What follows belongs to an exercise in optimizing a design on an open flow for small area; a production flow would make more cautious choices. At most, simulation tests tie the RTL to the original design; equivalence was not proved. The series may have gaps, and a smaller design here may also do less where the tests do not look. For run 3, only the layout was checked, not whether the RTL still works. In run 1 the design's own scripts or RTL, not TritonCTS, make the clock network. No driver is modelled on the clock port, so clock power and skew are understated where the tree is cut down; a real chip needs a root buffer or a tree.

### flow/run.sh
#!/bin/bash
# Standard layout (standard.sh, unchanged synthesis) with two changes: ports get buf_1
# buffers, and the clock tree is the small two-level one cts_manual.tcl builds (root inv_16,
# 8 leaf inv_8). make's output goes to flow_make.log; each ORFS step logs under orfs/logs/.
set -euo pipefail
W=$(pwd)
export PRE_CTS_TCL=$W/flow/cts_manual.tcl
export MANUAL_CTS_LEAVES=8
export MANUAL_CTS_LEAF=sky130_fd_sc_hd__inv_8
export MANUAL_CTS_ROOT=sky130_fd_sc_hd__inv_16
bash standard.sh \
  BUFFER_PORTS_ARGS="-buffer_cell sky130_fd_sc_hd__buf_1" \
  PRE_CTS_TCL=$W/flow/cts_manual.tcl \
  finish > $W/flow_make.log 2>&1
### flow/cts_manual.tcl
# Sourced by ORFS's cts.tcl (PRE_CTS_TCL) before it calls clock_tree_synthesis: replaces that call
# with a small balanced two-level clock tree. The clock port drives one root cell; the root drives
# CTS_LEAVES leaf cells; each leaf drives the registers of one region, found by splitting the
# registers into groups of equal size, cutting each region across its longer side. Every register
# is behind exactly one root and one leaf cell (both inverting or both not).

proc manual_env { name default } {
  if { [info exists ::env($name)] && $::env($name) ne "" } { return $::env($name) }
  return $default
}

# sinks: list of {iterm x y}; split into n groups of near-equal size
proc manual_split { sinks n } {
  if { $n <= 1 } { return [list $sinks] }
  set xs {}; set ys {}
  foreach s $sinks { lappend xs [lindex $s 1]; lappend ys [lindex $s 2] }
  set xs [lsort -integer $xs]; set ys [lsort -integer $ys]
  set dx [expr {[lindex $xs end] - [lindex $xs 0]}]
  set dy [expr {[lindex $ys end] - [lindex $ys 0]}]
  set idx [expr {$dx >= $dy ? 1 : 2}]
  set sorted [lsort -integer -index $idx $sinks]
  set n1 [expr {$n / 2}]
  set cut [expr {int(round(double([llength $sorted]) * $n1 / $n))}]
  set a [manual_split [lrange $sorted 0 [expr {$cut - 1}]] $n1]
  set b [manual_split [lrange $sorted $cut end] [expr {$n - $n1}]]
  return [concat $a $b]
}

proc manual_center { pts } {
  set sx 0; set sy 0
  foreach p $pts { set sx [expr {$sx + [lindex $p 1]}]; set sy [expr {$sy + [lindex $p 2]}] }
  return [list [expr {int($sx / [llength $pts])}] [expr {int($sy / [llength $pts])}]]
}

proc manual_cell { block master name in out x y } {
  set inst [odb::dbInst_create $block $master $name]
  set ipin [lindex [lsearch -all -inline -not [lmap t [$inst getITerms] {expr {[[$t getMTerm] getSigType] in {POWER GROUND} ? "" : $t}}] ""] 0]
  foreach t [$inst getITerms] {
    if { [[$t getMTerm] getSigType] in {POWER GROUND} } { continue }
    if { [$t isInputSignal] } { $t connect $in } elseif { [$t isOutputSignal] } { $t connect $out }
  }
  $inst setLocation $x $y
  $inst setPlacementStatus PLACED
  return $inst
}

rename clock_tree_synthesis orfs_clock_tree_synthesis
proc clock_tree_synthesis { args } {
  set block [ord::get_db_block]
  set db [ord::get_db]
  set leaf_master [$db findMaster [manual_env MANUAL_CTS_LEAF sky130_fd_sc_hd__inv_8]]
  set root_master [$db findMaster [manual_env MANUAL_CTS_ROOT sky130_fd_sc_hd__inv_16]]
  set n [manual_env MANUAL_CTS_LEAVES 8]
  foreach clk [all_clocks] {
    foreach port [get_property $clk sources] {
      set bterm [$block findBTerm [get_full_name $port]]
      set clknet [$bterm getNet]
      set cname [$clknet getName]
      set sinks {}
      foreach it [$clknet getITerms] {
        set box [[$it getInst] getBBox]
        lappend sinks [list $it [expr {([$box xMin] + [$box xMax]) / 2}] [expr {([$box yMin] + [$box yMax]) / 2}]]
      }
      foreach s $sinks { [lindex $s 0] disconnect }
      set groups [manual_split $sinks $n]
      set rootnet [odb::dbNet_create $block "clknet_root_$cname"]
      $rootnet setSigType CLOCK
      set leaves {}
      set i 0
      foreach g $groups {
        set net [odb::dbNet_create $block "clknet_leaf_${i}_$cname"]
        $net setSigType CLOCK
        foreach s $g { [lindex $s 0] connect $net }
        lassign [manual_center $g] cx cy
        manual_cell $block $leaf_master "clkleaf_${i}_$cname" $rootnet $net $cx $cy
        lappend leaves [list $i $cx $cy]
        puts "manual CTS: leaf $i [llength $g] sinks at $cx $cy"
        incr i
      }
      lassign [manual_center $leaves] rx ry
      manual_cell $block $root_master "clkroot_$cname" $clknet $rootnet $rx $ry
      $clknet setSigType CLOCK
    }
  }
  set_propagated_clock [all_clocks]
}
### standard.sh
#!/bin/bash
# synth_recipe.tcl (not shown) runs the flow's synth.tcl, then flattens the netlist and writes it again
# the make line also repeats each setting of config.mk as NAME=value (left out here)
make -C /OpenROAD-flow-scripts/flow DESIGN_CONFIG=/design/flow/config.mk WORK_HOME=/design/flow/orfs CLKGATE_MAP_FILE= SYNTH_SCRIPT=/design/flow/synth_recipe.tcl "${@:-finish}"
### config.mk
export PLATFORM = sky130hd
export DESIGN_NAME = ghrd_glue
export DESIGN_NICKNAME = ghrd_glue
export VERILOG_FILES = /design/flow/design.v
export SDC_FILE = /design/flow/constraint.sdc
export NUM_CORES = 4
export LEC_CHECK = 0
export CAP_MARGIN = 20
export CORE_MARGIN = 2
export CORE_UTILIZATION = 40
export SLEW_MARGIN = 20
### constraint.sdc
create_clock -name core_clock -period 20.0 [get_ports {CLK_50_MAX10}]
set_input_delay 4.0000 -clock core_clock [delete_from_list [all_inputs] [get_ports {CLK_50_MAX10}]]
set_output_delay 4.0000 -clock core_clock [all_outputs]
set_load 0.01 [all_outputs]
### design.v
module binary_counter
(
	input	wire 		clk,
	input	wire		reset_n,	 
	output	wire		led,
	output	wire		enet_n
);
	localparam [19:0] Z     = 20'h007fe;
	localparam [19:0] S0    = 20'h00ffc;
	localparam [19:0] D     = 20'h20701;
	localparam [19:0] ZMASK = 20'hfffbe;
	localparam [19:0] DMASK = 20'hfdffa;
	localparam [19:0] POL   = 20'hAAAAA;
	reg  [19:0] t;
	reg  [2:0]  hi;
	reg  [1:0]  e;
	wire [19:0] s = t ^ POL;
	wire        z = ((s ^ Z) & ZMASK) == 20'd0;
	wire        d = ((s ^ D) & DMASK) == 20'd0;
	wire        fb = z ? S0[0] : (s[19] ^ s[2]);
	wire [19:0] s_next = reset_n ? {s[18:0], fb} : S0;
	always @ (posedge clk)
	begin
		t <= s_next ^ POL;
		if (!reset_n)
		begin
			hi <= 3'd0;
			e <= 2'b00;
		end
		else
		begin
			hi <= hi + {2'b00, z};
			if (d)
				e <= {e[0], 1'b1};
		end
	end
	assign led = hi[2] & reset_n;
	assign enet_n = !(e[0] & !e[1] & reset_n);
endmodule
module binary_debouncer
#(
	parameter WIDTH	= 4
)
(
	input	wire 			clk,
	input	wire			reset_n,	 
	input	wire [WIDTH-1:0]	data_in,
	output	wire [WIDTH-1:0]	data_out
);
	localparam [15:0] S0    = 16'b0001100110110001;
	localparam [15:0] ZMASK = 16'b0111111111011011;	 
	localparam [15:0] POL   = 16'hAAAA;
	genvar i;
	generate for (i = 0; i < WIDTH; i = i+1)
	begin:  ch
		reg  [15:0] t;
		wire [15:0] s = t ^ POL;
		wire        load = data_in[i] | !reset_n;
		wire        nz = |(s & ZMASK);		 
		wire        fb = nz & (s[15] ^ s[12]);
		wire [15:0] s_next = load ? S0 : {s[14:0], fb};
		always @ (posedge clk)
			t <= s_next ^ POL;
		assign data_out[i] = nz | s[15] | !reset_n;
	end
	endgenerate
endmodule
module bit_syncin_debouncer
(
	input	wire 		clk,
	input	wire		por_n,		 
	input	wire		data_in_n,
	output	reg		data_out_n
);
	localparam [19:0] X     = 20'hc9200;
	localparam [19:0] S0    = 20'h92400;
	localparam [19:0] XMASK = 20'hefff6;
	reg  [19:0] s;
	reg         r1, r2;
	wire        strobe = ((s ^ X) & XMASK) == 20'd0;
	wire        fb = strobe ? S0[0] : (s[19] ^ s[16]);
	always @ (posedge clk or negedge por_n)
	begin
		if (!por_n)
		begin
			s <= S0;
			r1 <= 1'b0;
			r2 <= 1'b0;
			data_out_n <= 1'b0;
		end
		else
		begin
			s <= {s[18:0], fb};
			if (strobe)
			begin
				r1 <= data_in_n;
				r2 <= r1;
				data_out_n <= r1 & r2;
			end
		end
	end
endmodule
module ghrd_glue (
	input	wire		CLK_50_MAX10,	 
	input	wire		POR_n,		 
	input	wire		CPU_RESETn,	 
	input	wire [3:0]	USER_PB,	 
	input	wire [4:0]	USER_DIPSW,	 
	output	wire		system_reset_n,		 
	output	wire		ENETA_RESETn,		 
	output	wire		ENETB_RESETn,		 
	output	wire		USER_LED_4,		 
	output	wire [3:0]	debounced_user_pb,	 
	output	wire [4:0]	debounced_user_dipsw	 
);
	bit_syncin_debouncer system_reset_debouncer (
		.clk		(CLK_50_MAX10),
		.por_n		(POR_n),
		.data_in_n	(CPU_RESETn),
		.data_out_n	(system_reset_n)
	);
	wire			periphery_reset_n;
	binary_counter sysrunsig_cnt (
		.clk		(CLK_50_MAX10),
		.reset_n	(system_reset_n),
		.led		(USER_LED_4),
		.enet_n		(periphery_reset_n)
	);
	assign ENETA_RESETn = periphery_reset_n;
	assign ENETB_RESETn = periphery_reset_n;
	binary_debouncer #(
		.WIDTH		(9)
	) user_debouncer (
		.clk		(CLK_50_MAX10),
		.reset_n	(system_reset_n),
		.data_in	({USER_DIPSW, USER_PB}),
		.data_out	({debounced_user_dipsw, debounced_user_pb})
	);
endmodule
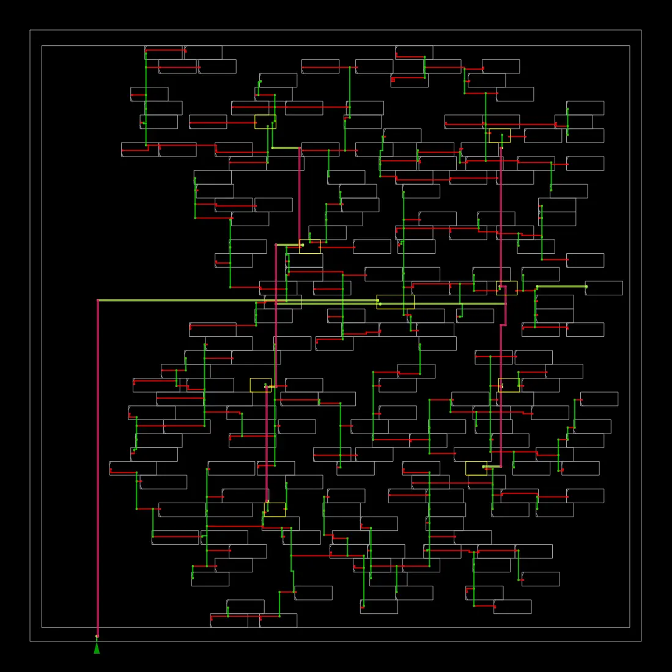
Figure 1: run 1, the clock network.
clk latency of the worst-skew pair: 0.18 ns
layout sequential cell count: 192
Post-Route Skew: 0.007374 ns

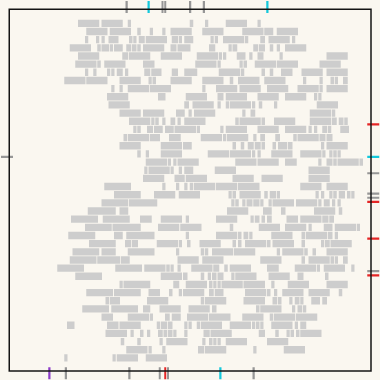
Figure 2: run 1, pin map.
(3 px per um) Pins as bars across the die edge, other pins in gray.
Red is `debounced_user_dipsw`, pins 5, direction output, edge 4 right, 1 bottom. Cyan is `debounced_user_pb`, pins 4, direction output, edge 2 top, 1 bottom, 1 right. Purple is `CLK_50_MAX10`, pins 1, direction input, edge bottom.

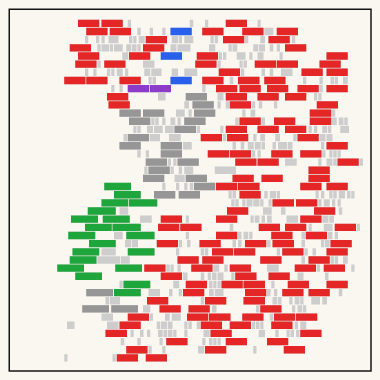
Figure 3: run 1, register map, names as in the netlist.
(3 px per um)
Green is `system_reset_debouncer.s`, sequential cells 20. Blue is `sysrunsig_cnt.hi`, sequential cells 3. Purple is `sysrunsig_cnt.e`, sequential cells 2. Red is `user_debouncer.ch.t`, sequential cells 144.
Another 23 sequential cells are not colored.

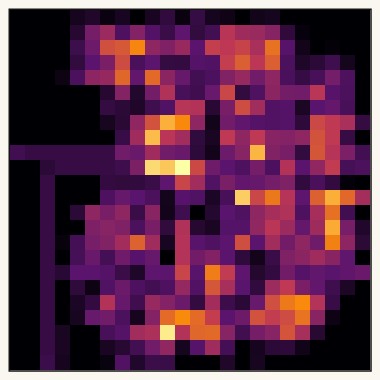
Figure 4: run 1, wire density map.
(3 px per um) 24 x 24 tiles, from black (low) to pale yellow (high), scaled to the fullest tile. Values are wire area over tile area, all layers added.
11% of the tiles are over half the peak. The mean over all tiles is 0.089. The densest ninth of the die: right middle.

==> reports/summary.txt, run 1 <==
status - timing/DRC/antenna clean
port buffer count - 24
Synth cell types - 30
Max Cap Viol - 0
FF+latch count, synth - 192
startpoint types - register
hold_sp - system_reset_debouncer.s[0]
Cells after Synth - 484
GPL Wtd Cong - 0.7604
Slew @ Worst Pin - 0.8526 ns
relative slew slack - 0.4309
via count - 3224
vias per inst - 4.679
Core ar. - 13190 um2
dpl cells - 680
Final Slew Violations - 0
P&R area growth vs syn - 7.596%
maximum fanout along the worst path - 3
Mapped Area - 5386 um2
nets@finish - 529
syn avg cell area - 11.13 um2
dominant synthesized flop cell - dfxtp_1
share of cells above drive strength 1 - 0.03704
DIE AREA - 14410 um2
setup_tns - 0 ns
Routed WL - 8204 um
FP Rows - 42
DRC - 0
Synth warnings - 3
design area - 5796 um2
antenna-violating nets left - 0
CP startpoint - user_debouncer.ch[2].t[12]
Routed WL per cell - 11.91 um
hpwl dp - 5580 um
IO Count - 25
worst hold margin - 0.3643 ns
# fillers - 1277
CP required - 16.00 ns
crit-path cells - or4_1 > nor4_1 > nand3_1 > buf_1
CTS resizes - 0
largest net degree at the start of global routing - 37
first-pass GRT wire length - 14480 um
most common cell after layout, fill and taps aside - dfxtp_1
Mapped Nets - 498
setup slack after layout - 14.38 ns
hold_buf cts - 0
element type at the critical path end - output port
most frequent cells in the layout - dfxtp_1, nand2_1, nor2_1, buf_1, dfrtp_1
minimum clock period - 5.619 ns
vias in the first global route - 3211
initial antenna violation count - 0
r2r startpoint - system_reset_debouncer.data_out_n
die height - 120.0 um
Core Util, Final - 0.4394
Min-Delay Path Class - reg2reg
drt initial violations - 136
GR Overflow Total - 0
RSZ-0062 raised after global routing - false
FF+latch area - 3964 um2
post-CTS setup buffer count - 0
1st-pass router iterations - 5
critical path's slowest cell - or4_1
Post-synth ARST share - 0.1198
Max stage delay on crit path - 0.52 ns
==> run 1: path summary, 6_finish.rpt <==
check,endpoint,slack (ns),cells after the start
max in group asynchronous,system_reset_debouncer.s[19],15.96,2
setup / recovery,debounced_user_pb[2],14.38,4
min in group asynchronous,system_reset_debouncer.r1,3.77,2
hold / removal,system_reset_debouncer.s[1],0.36,0
setup reg to reg,user_debouncer.ch[4].t[0],17.83,4
hold reg to reg,system_reset_debouncer.s[1],0.36,0
==> run 1: area by class of cell <==
type                            instances  area share
Timing Repair Buffer                   26     0.01813
Tap cell                              176     0.03800
Multi-Input combinational cell        285      0.2403
Inverter                               10     0.01965
Sequential cell                       192      0.6839
==> run 1: flip-flops by register name, summed over array words and instances (netlist names) <==
name	cells
user_debouncer.ch.t	144
sysrunsig_cnt.t	20
system_reset_debouncer.s	20
sysrunsig_cnt.hi	3
sysrunsig_cnt.e	2
system_reset_debouncer.data_out_n	1
system_reset_debouncer.r1	1
system_reset_debouncer.r2	1
==> run 1: synthesized netlist by cell type (3+ instances only) <==
cell type,n,area (um2)
dfxtp_1,169,3383
nand2_1,99,371.6
nor2_1,85,319.1
dfrtp_1,19,475.5
nor3_1,16,80.08
nand4_1,11,68.82
nand3_1,10,50.05
xor2_1,10,87.58
nand2b_1,9,56.30
nor4_1,9,56.30
o21ai_0,9,45.04
clkbuf_1,5,18.77
nor4b_1,5,43.79
dfstp_2,4,105.1
and2_1,3,18.77
==> run 1: per-layer routing <==
layer  track usage  part of all wire  up-vias
li1              -                 -     1634
met1        0.1630              0.51     1548
met2        0.1957              0.44       28
met3       0.01141             0.030       14
met4       0.02206             0.024        0
met5             0                 0        -
==> run 1: cells by family after synthesis <==
| kind of cell | after synthesis | synth area share |
|---|---|---|
| buf+inv | 7 | 0.005575 |
| simple gates | 257 | 0.2167 |
| xor+xnor | 12 | 0.01951 |
| fa+ha+maj | 2 | 0.004645 |
| flops | 192 | 0.7359 |
| mux | 4 | 0.007898 |
| compound gates | 10 | 0.009756 |
--- run 2 (diff from run 1) ---
==> run.sh (new file) <==
#!/bin/bash
# synth_recipe.tcl (not shown) runs the flow's synth.tcl, then flattens the netlist and writes it again
# the make line also repeats each setting of config.mk as NAME=value (left out here)
make -C /OpenROAD-flow-scripts/flow DESIGN_CONFIG=/design/flow/config.mk WORK_HOME=/design/flow/orfs CLKGATE_MAP_FILE= SYNTH_SCRIPT=/design/flow/synth_recipe.tcl finish
removed: flow/run.sh
removed: flow/cts_manual.tcl
removed: standard.sh
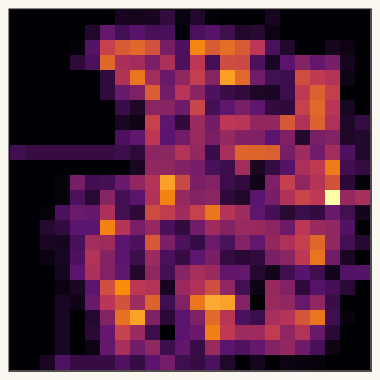
Figure 5: run 2, wire density map.
(3 px per um) 24 x 24 tiles, from black (low) to pale yellow (high), scaled to the fullest tile. Values are wire area over tile area, all layers added.
The fullest tile reaches 0.40. 12% of the tiles are over half the peak. 25% of the tiles are nearly empty. The mean over all tiles is 0.092. The emptiest ninth of the die: top left.

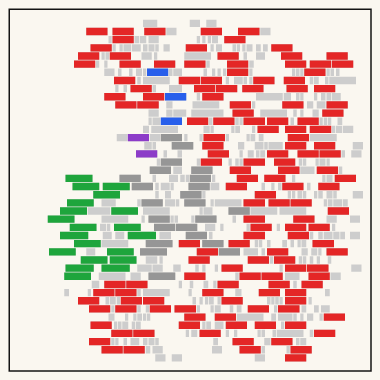
Figure 6: run 2, register map, names as in the netlist.
(3 px per um)
Seq/total area: 0.6155
Core Util, Final: 0.4882
FF+latch area: 3964 um2

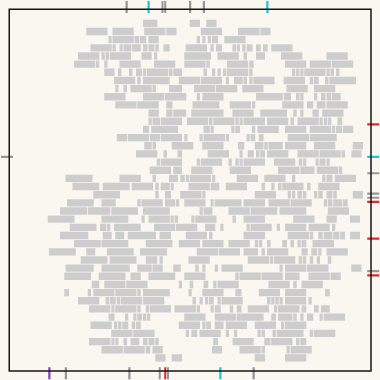
Figure 7: run 2, pin map.
(3 px per um) Pins as bars across the die edge, other pins in gray.
die height: 120.0 um
Die W: 120.0 um
port buffer count: 24

==> run 2 against run 1 <==
Area after synthesis is the same. Hold slack worse by 0.011 ns. Critical path depth stayed put. Synthesized cell count stayed put. Still clean. Setup slack got worse by 0.57 ns. Largest cell class unchanged. Die area stayed put. Design area is 11% higher. Register-to-register slack better by 0.03 ns. Cell count up 3.2%.
==> reports/summary.txt, run 2 <==
status - timing/DRC/antenna clean
DIE AREA - 14410 um2 (unchanged)
GR Layer Usage met2 - 0.1989 (+0.003196)
hold_buf cts - 0 (unchanged)
GPL Wtd Cong - 0.7883 (+3.7%)
worst setup path end - debounced_user_pb[2]
largest net degree at the start of global routing - 37 (unchanged)
GR Overflow Total - 0 (unchanged)
path depth of the worst reg2reg path - 4 (unchanged)
syn avg cell area - 11.13 um2 (unchanged)
worst r2r dst - user_debouncer.ch[6].t[0]
Routed WL - 8485 um (+3.4%)
DRC - 0 (unchanged)
dominant synthesized flop cell - dfxtp_1
Final Slew Violations - 0 (unchanged)
vias per inst - 4.633 (-0.99%)
CP required - 16.00 ns (about the same)
setup_tns - 0 ns (unchanged)
design area - 6440 um2 (+11%)
RSZ-0062 raised after global routing - false
clk latency of the worst-skew pair - 0.42 ns (+0.24 ns)
via count - 3294 (+2.2%)
share of the synthesized area in the top cell type - 0.6281 (unchanged)
routed length on met2 - 3801 um (+6.2%)
CP startpoint - user_debouncer.ch[2].t[12]
Routed WL per cell - 11.93 um (+0.22%)
area leader, netlist - dfxtp_1
Mapped Area - 5386 um2 (unchanged)
Largest Register - user_debouncer.ch.t
Cells after Synth - 484 (unchanged)
Core ar. - 13190 um2 (unchanged)
maximum fanout along the worst path - 3 (unchanged)
1st-pass router iterations - 6 (+1)
element type at the critical path end - output port
Max Cap Viol - 0 (unchanged)
share of cells above drive strength 1 - 0.07664 (+0.03960)
Top Registers - user_debouncer.ch.t x144, sysrunsig_cnt.t x20, system_reset_debouncer.s x20
most common cell after layout, fill and taps aside - dfxtp_1
-- run 2: cell types whose count changed in the layout (fill, tap and decap cells not counted), moves of 3 or more --
cell	previous run	this run
buf_1	24	0
clkbuf_16	0	18
clkbuf_8	0	7
clkdlybuf4s50_1	0	23
clkinvlp_4	0	3
inv_8	8	0
-- run 2: critical path, cell delays in order (launching register included) --
cell	delay, ns
dfxtp_1	0.33
or4_1	0.52
nor4_1	0.30
nand3_1	0.12
clkdlybuf4s50_1	0.51
-- run 2: area by class of cell --
class                           count  area [um2]
Multi-Input combinational cell    285        1393
Clock inverter                      6       66.31
Inverter                            1       3.754
Timing Repair Buffer               25       242.7
Sequential cell                   192        3964
Clock buffer                       26       550.5
Fill cell                        1173        6750
Tap cell                          176       220.2
-- run 2: worst min-delay path by stage --
stage / slack, ns / depth (start not counted) / from / end
after floorplan: 0.33 / 0 / system_reset_debouncer.s[0] / system_reset_debouncer.s[1]
after global placement: 0.33 / 0 / system_reset_debouncer.s[3] / system_reset_debouncer.s[4]
after detailed placement: 0.34 / 0 / system_reset_debouncer.s[3] / system_reset_debouncer.s[4]
after CTS: 0.36 / 0 / system_reset_debouncer.s[0] / system_reset_debouncer.s[1]
after global routing: 0.37 / 0 / system_reset_debouncer.s[0] / system_reset_debouncer.s[1]
final: 0.35 / 0 / system_reset_debouncer.s[0] / system_reset_debouncer.s[1]
-- run 2: stage by stage --
step | hold slack (ns) | instances | setup WS, ns | util
floorplan | 0.3312 | 484 | 14.70 | -
global placement | 0.3348 | 679 | 14.26 | 0.4419
detailed placement | 0.3419 | 679 | 14.24 | 0.4419
CTS | 0.3559 | 711 | 13.78 | 0.4886
global route | 0.3673 | 711 | 13.69 | 0.4882
finish | 0.3528 | 711 | 13.81 | 0.4882
-- run 2: logic make-up (layout without fill, tap and decap cells) --
family                   count (synthesis)  count (layout)  share of synthesized area
AND/OR/NAND/NOR                        257             257                     0.2167
adder cells (fa/ha/maj)                  2               2                   0.004645
buffers and inverters                    7              58                   0.005575
multiplexers                             4               4                   0.007898
flip-flops                             192             192                     0.7359
AO/OA/AOI/OAI                           10              10                   0.009756
XOR/XNOR                                12              12                    0.01951
--- run 3 (changed files replaced; the others as in run 2) ---
==> design.v <==
module binary_counter
#(
	parameter WIDTH	= 32	 
)
(
	input	wire 		clk,
	input	wire		enable_n,
	input	wire		reset_n,
	output	wire		data_out_msb,
	output	reg [WIDTH-1:0]	data_cnt
);
	always @ (posedge clk or negedge reset_n)
	begin
		if (!reset_n)
			data_cnt <= 'h0;
		else if (!enable_n)
			data_cnt <= data_cnt + 1'b1;
	end
	assign	data_out_msb = data_cnt[WIDTH-1];
endmodule
module binary_debouncer
#(
	parameter WIDTH	= 32,	 
	parameter POLARITY = "HIGH",	 
	parameter TIMEOUT = 50000,	 
	parameter TIMEOUT_WIDTH = 16	 
)
(
	input	wire 			clk,
	input	wire			reset_n,
	input	wire [WIDTH-1:0]	data_in,
	output	wire [WIDTH-1:0]	data_out
);
	reg [TIMEOUT_WIDTH-1:0] counter [0:WIDTH-1];
	wire counter_reset [0:WIDTH-1];
	wire counter_enable [0:WIDTH-1];
	genvar i;
	generate for (i = 0; i < WIDTH; i = i+1)
	begin:  debounce_counter_loop
		always @ (posedge clk or negedge reset_n)
		begin
			if (!reset_n)
			begin
				counter[i] <= 'h0;
			end
			else
			begin
				if (counter_reset[i] == 1)
				begin	 
					counter[i] <= 'h0;
				end
				else if (counter_enable[i] == 1)
				begin
					counter[i] <= counter[i] + 1'b1;
				end
			end
		end
		if (POLARITY == "HIGH")
		begin	 
			assign counter_reset[i] = (data_in[i] == 0);
			assign counter_enable[i] = (data_in[i] == 1)
						 & (counter[i] < TIMEOUT);
			assign data_out[i] = (counter[i] == TIMEOUT)
					   ? 1'b1
					   : 1'b0;
		end
		else
		begin	 
			assign counter_reset[i] = (data_in[i] == 1);
			assign counter_enable[i] = (data_in[i] == 0)
						 & (counter[i] < TIMEOUT);
			assign data_out[i] = (counter[i] == TIMEOUT)
					   ? 1'b0
					   : 1'b1;
		end
	end
	endgenerate
endmodule
module binary_delay
#(
	parameter WIDTH	= 32	 
)
(
	input	wire 		clk,
	input	wire		reset_n,
	output	wire		data_out_n
);
	reg [WIDTH:0]		data_cnt;
	always @ (posedge clk or negedge reset_n)
	begin
		if (!reset_n)
			data_cnt <= WIDTH + 1'b0;
		else if (data_cnt[WIDTH] == 1'b0)
			data_cnt <= data_cnt + 1'b1;
		else
			data_cnt <= data_cnt;
	end
	assign	data_out_n = !data_cnt[WIDTH-1];
endmodule
module bit_syncin_debouncer
#(
	parameter WIDTH	= 32	 
)
(
	input	wire 		clk,
	input	wire		por_n,		 
	input	wire		data_in_n,
	output	wire		data_out_n
);
	reg			data_r1, data_r2, data_n ;
	reg [WIDTH-1:0]		data_db_cnt;	 
	always @ (posedge clk or negedge por_n)
	begin	 
		if (!por_n)
		begin
			data_db_cnt <= 'd0;
			data_r1 <= 1'b0;
			data_r2 <= 1'b0;
			data_n <= 1'b0;
		end
		else
		begin
		if (data_db_cnt[WIDTH-1])
		begin
			data_db_cnt <= 'd0;
		end
		else
		begin
			data_db_cnt <= data_db_cnt + 'd1;
		end
		if (data_db_cnt[WIDTH-1])
		begin   
			data_r1 <= data_in_n;
			data_r2 <= data_r1;
			if (data_r2 == data_r1)
			begin
				data_n <= data_r2;
			end
			else
			begin
				data_n <= 1'b0;  
			end
		end
		end
	end
	assign data_out_n = data_n;
endmodule
module ghrd_glue (
	input	wire		CLK_50_MAX10,	 
	input	wire		POR_n,		 
	input	wire		CPU_RESETn,	 
	input	wire [3:0]	USER_PB,	 
	input	wire [4:0]	USER_DIPSW,	 
	output	wire		system_reset_n,		 
	output	wire		ENETA_RESETn,		 
	output	wire		ENETB_RESETn,		 
	output	wire		USER_LED_4,		 
	output	wire [3:0]	debounced_user_pb,	 
	output	wire [4:0]	debounced_user_dipsw	 
);
	bit_syncin_debouncer #(
		.WIDTH		(20)		 
	) system_reset_debouncer (
		.clk		(CLK_50_MAX10),
		.por_n		(POR_n),
		.data_in_n	(CPU_RESETn),
		.data_out_n	(system_reset_n)
	);
	wire			periphery_reset_n;
	binary_delay #(
		.WIDTH		(20)		 
	) periphery_reset_delay (
		.clk		(CLK_50_MAX10),
		.reset_n	(system_reset_n),
		.data_out_n	(periphery_reset_n)
	);
	assign ENETA_RESETn = periphery_reset_n;
	assign ENETB_RESETn = periphery_reset_n;
	binary_debouncer #(
		.WIDTH		(4),
		.POLARITY	("LOW"),
		.TIMEOUT	(50000),	 
		.TIMEOUT_WIDTH	(16)		 
	) user_pb_debouncer (
		.clk		(CLK_50_MAX10),
		.reset_n	(system_reset_n),
		.data_in	(USER_PB),
		.data_out	(debounced_user_pb)
	);
	binary_debouncer #(
		.WIDTH		(5),
		.POLARITY	("LOW"),
		.TIMEOUT	(50000),	 
		.TIMEOUT_WIDTH	(16)		 
	) user_dipsw_debouncer (
		.clk		(CLK_50_MAX10),
		.reset_n	(system_reset_n),
		.data_in	(USER_DIPSW),
		.data_out	(debounced_user_dipsw)
	);
	binary_counter #(
		.WIDTH		(22)
	) sysrunsig_cnt (
		.clk		(CLK_50_MAX10),
		.reset_n	(system_reset_n),
		.enable_n	(1'b0),
		.data_out_msb	(USER_LED_4),
		.data_cnt	()
	);
endmodule
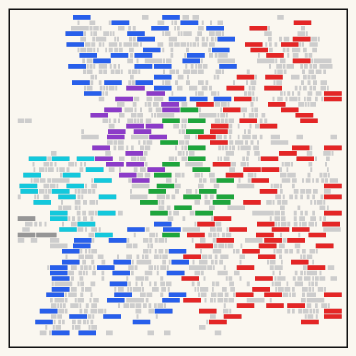
Figure 8: run 3, register map, names as in the netlist.
(2 px per um)
Seq/total area: 0.4338
FF+latch area: 5261 um2
Core Util, Final: 0.4538

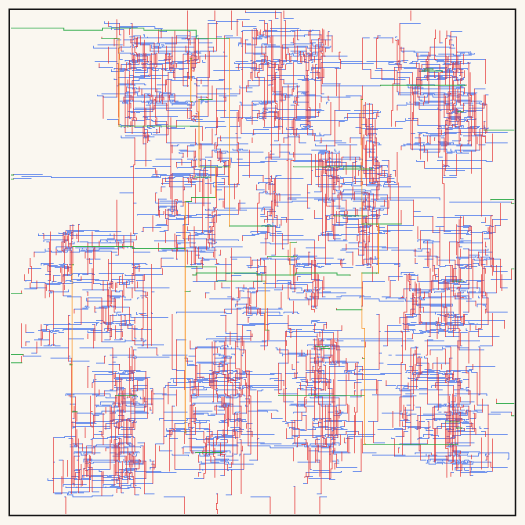
Figure 9: run 3, metal layers overlaid.
(3 px per um)
Orange is metal 4, wire length 408 um. Blue is metal 1, wire length 9830 um. Green is metal 3, wire length 534 um. Red is metal 2, wire length 8820 um.

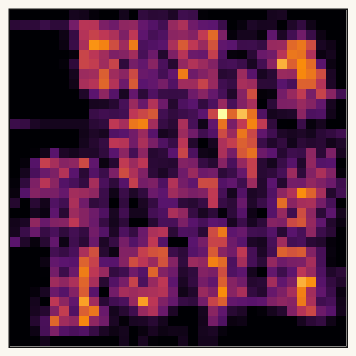
Figure 10: run 3, wire density map.
(2 px per um) 34 x 34 tiles, from black (low) to pale yellow (high), scaled to the fullest tile. Values are wire area over tile area, all layers added.
The densest ninth of the die: top middle. 11% of the tiles are over half the peak. The emptiest ninth of the die: top left. The mean over all tiles is 0.11. 20% of the tiles are nearly empty. The fullest tile reaches 0.48.

==> run 3 against run 2 <==
Area after synthesis rose by 100%. Still clean on timing, DRC and antenna. Non-clock buffer count up 2. Sequential share of layout area shrank 18 points. Critical endpoint is now debounced_user_dipsw[4]. Design area increased by 88%. Synthesized cell count is 130% higher. Wire length up 130%.
==> reports/summary.txt, run 3 <==
status - timing/DRC/antenna clean
setup_tns - 0 ns (unchanged)
IO Count - 25
share of cells above drive strength 1 - 0.06348 (-0.01316)
GR Overflow Total - 0 (unchanged)
1st-pass router iterations - 4 (-2)
Cells after Synth - 1115 (+130%)
Top Registers - user_dipsw_debouncer.counter x80, user_pb_debouncer.counter x64, sysrunsig_cnt.data_cnt x22
DIE AREA - 28300 um2 (+96%)
first-pass GRT wire length - 35580 um
CP required - 16.00 ns (about the same)
crit-path cells - or4_1 > nor4b_1 > nand4_1 > clkdlybuf4s50_1
most common cell after layout, fill and taps aside - dfrtp_1
Multi-input gate area - 5258 um2 (+280%)
Initial Utilization - 0.4037
H-tree depth - 1
# fillers - 2551 (+120%)
Max Cap Viol - 0 (unchanged)
syn avg cell area - 9.676 um2 (-13%)
Final Slew Violations - 0 (unchanged)
RSZ-0062 raised after global routing - false
Core ar. - 26730 um2 (+100%)
port buffer count - 24 (unchanged)
CP startpoint - user_dipsw_debouncer.counter[4][12]
worst r2r dst - user_dipsw_debouncer.counter[3][11]
dominant synthesized flop cell - dfrtp_1
via count - 7707 (+130%)
Routed WL per cell - 13.14 um (+10%)
hold_buf cts - 0 (unchanged)
area leader, netlist - dfrtp_1
ANT cells - 0
maximum fanout along the worst path - 5 (+2)
largest net degree at the start of global routing - 75 (+100%)
Die W - 168.2 um (+40%)
post-CTS setup buffer count - 0
path depth of the worst reg2reg path - 2 (-2)
DRC - 0 (unchanged)
GPL Wtd Cong - 0.7849 (-0.43%)
hold depth - 1 (+1)
Mapped Area - 10790 um2 (+100%)
Largest Register - user_dipsw_debouncer.counter
most frequent cell after synthesis - dfrtp_1
vias per inst - 5.169 (+12%)
Max stage delay on crit path - 0.56 ns (+0.04 ns)
die height - 168.2 um (+40%)
Hold Path Sink - sysrunsig_cnt.data_cnt[0]
element type at the critical path end - output port
critical path's slowest cell - or4_1
Routed WL - 19590 um (+130%)
pre-CTS setup slack - 14.11 ns (-0.1322 ns)
setup slack after layout - 13.58 ns (-0.2298 ns)
clk latency of the worst-skew pair - 0.51 ns (+0.09 ns)
worst hold margin - 0.4615 ns (+0.1087 ns)
hold_sp - sysrunsig_cnt.data_cnt[0]
-- run 3: changes by cell type in the layout (fill, tap and decap cells not counted), moves of 33 or more --
cell	previous run	this run
nor2_1	85	176
dfxtp_1	169	0
xnor2_1	2	140
inv_1	1	36
a21oi_1	0	33
nor3_1	16	50
dfrtp_1	19	207
nand3_1	10	69
-- run 3: routing by layer --
metal	routed length, um	vias up	GRT usage	share of wire
li1	-	3904	-	-
met2	8819	71	0.2371	0.45
met3	533	33	0.02421	0.027
met5	0	-	0	0
met4	407	0	0.03711	0.021
met1	9828	3699	0.2002	0.50
-- run 3: worst max path at each step --
stage	end	slack [ns]	cells after the start
2_1_floorplan	system_reset_n	11.60	0
3_3_place_gp	debounced_user_dipsw[1]	14.12	4
3_5_place_dp	debounced_user_dipsw[1]	14.11	4
4_1_cts	debounced_user_dipsw[4]	13.55	4
5_1_grt	debounced_user_dipsw[1]	13.42	4
6_report	debounced_user_dipsw[4]	13.58	4
-- run 3: critical path, delay by kind of cell, from the launching register on --
| kind | cells | cell delay, ns |
|---|---|---|
| buf+inv | 1 | 0.53 |
| flops | 1 | 0.41 |
| simple gates | 3 | 0.98 |
-- run 3: cell type report --
class | instances | area share
Sequential cell | 210 | 0.4338
Multi-Input combinational cell | 834 | 0.4335
Clock buffer | 34 | 0.05932
Tap cell | 341 | 0.03518
Timing Repair Buffer | 27 | 0.02125
Inverter | 36 | 0.01114
Clock inverter | 9 | 0.005777
-- run 3: cells by family after synthesis --
group           share of synthesized area
buf+inv                           0.02575
compound gates                    0.05914
mux                              0.008117
fa+ha+maj                         0.02435
flops                              0.4873
simple gates                       0.2573
xor+xnor                           0.1380
-- run 3: metrics by stage --
| stage | cells | cell area [um2] |
|---|---|---|
| 2_1_floorplan | 1115 | 10790 |
| 6_report | 1491 | 12130 |
| 5_1_grt | 1491 | 12130 |
| 3_5_place_dp | 1448 | 11340 |
| 3_3_place_gp | 1448 | 11340 |
| 4_1_cts | 1491 | 12130 |

separate check: timing with driven ports:
In the flow no input, the clock included, has a driving cell. The finished layouts below were timed again as built, in two steps. Step 1, drivers: a clkbuf_16 drives CLK_50_MAX10 and a buf_2 each remaining input, both assumed. Step 2 times the ports against the registers' clock, not the clock port: input delays grow and output delays shrink by t, the midpoint of the rising clock arrivals with the driver on. Slacks: no drivers / after step 1 / after step 2; pairs: no drivers / after step 1.
run	t (ns)	setup WS [ns]	worst register clock-pin slew, ns	pins driven straight from the clock port
run 1	0.247	14.381 / 14.311 / 14.558	0.11 / 0.11	1
run 2	0.451	13.809 / 13.772 / 14.223	0.07 / 0.07	1
run 3	0.553	13.580 / 13.533 / 14.087	0.06 / 0.06	1
After both steps setup and hold are still met in every run listed.
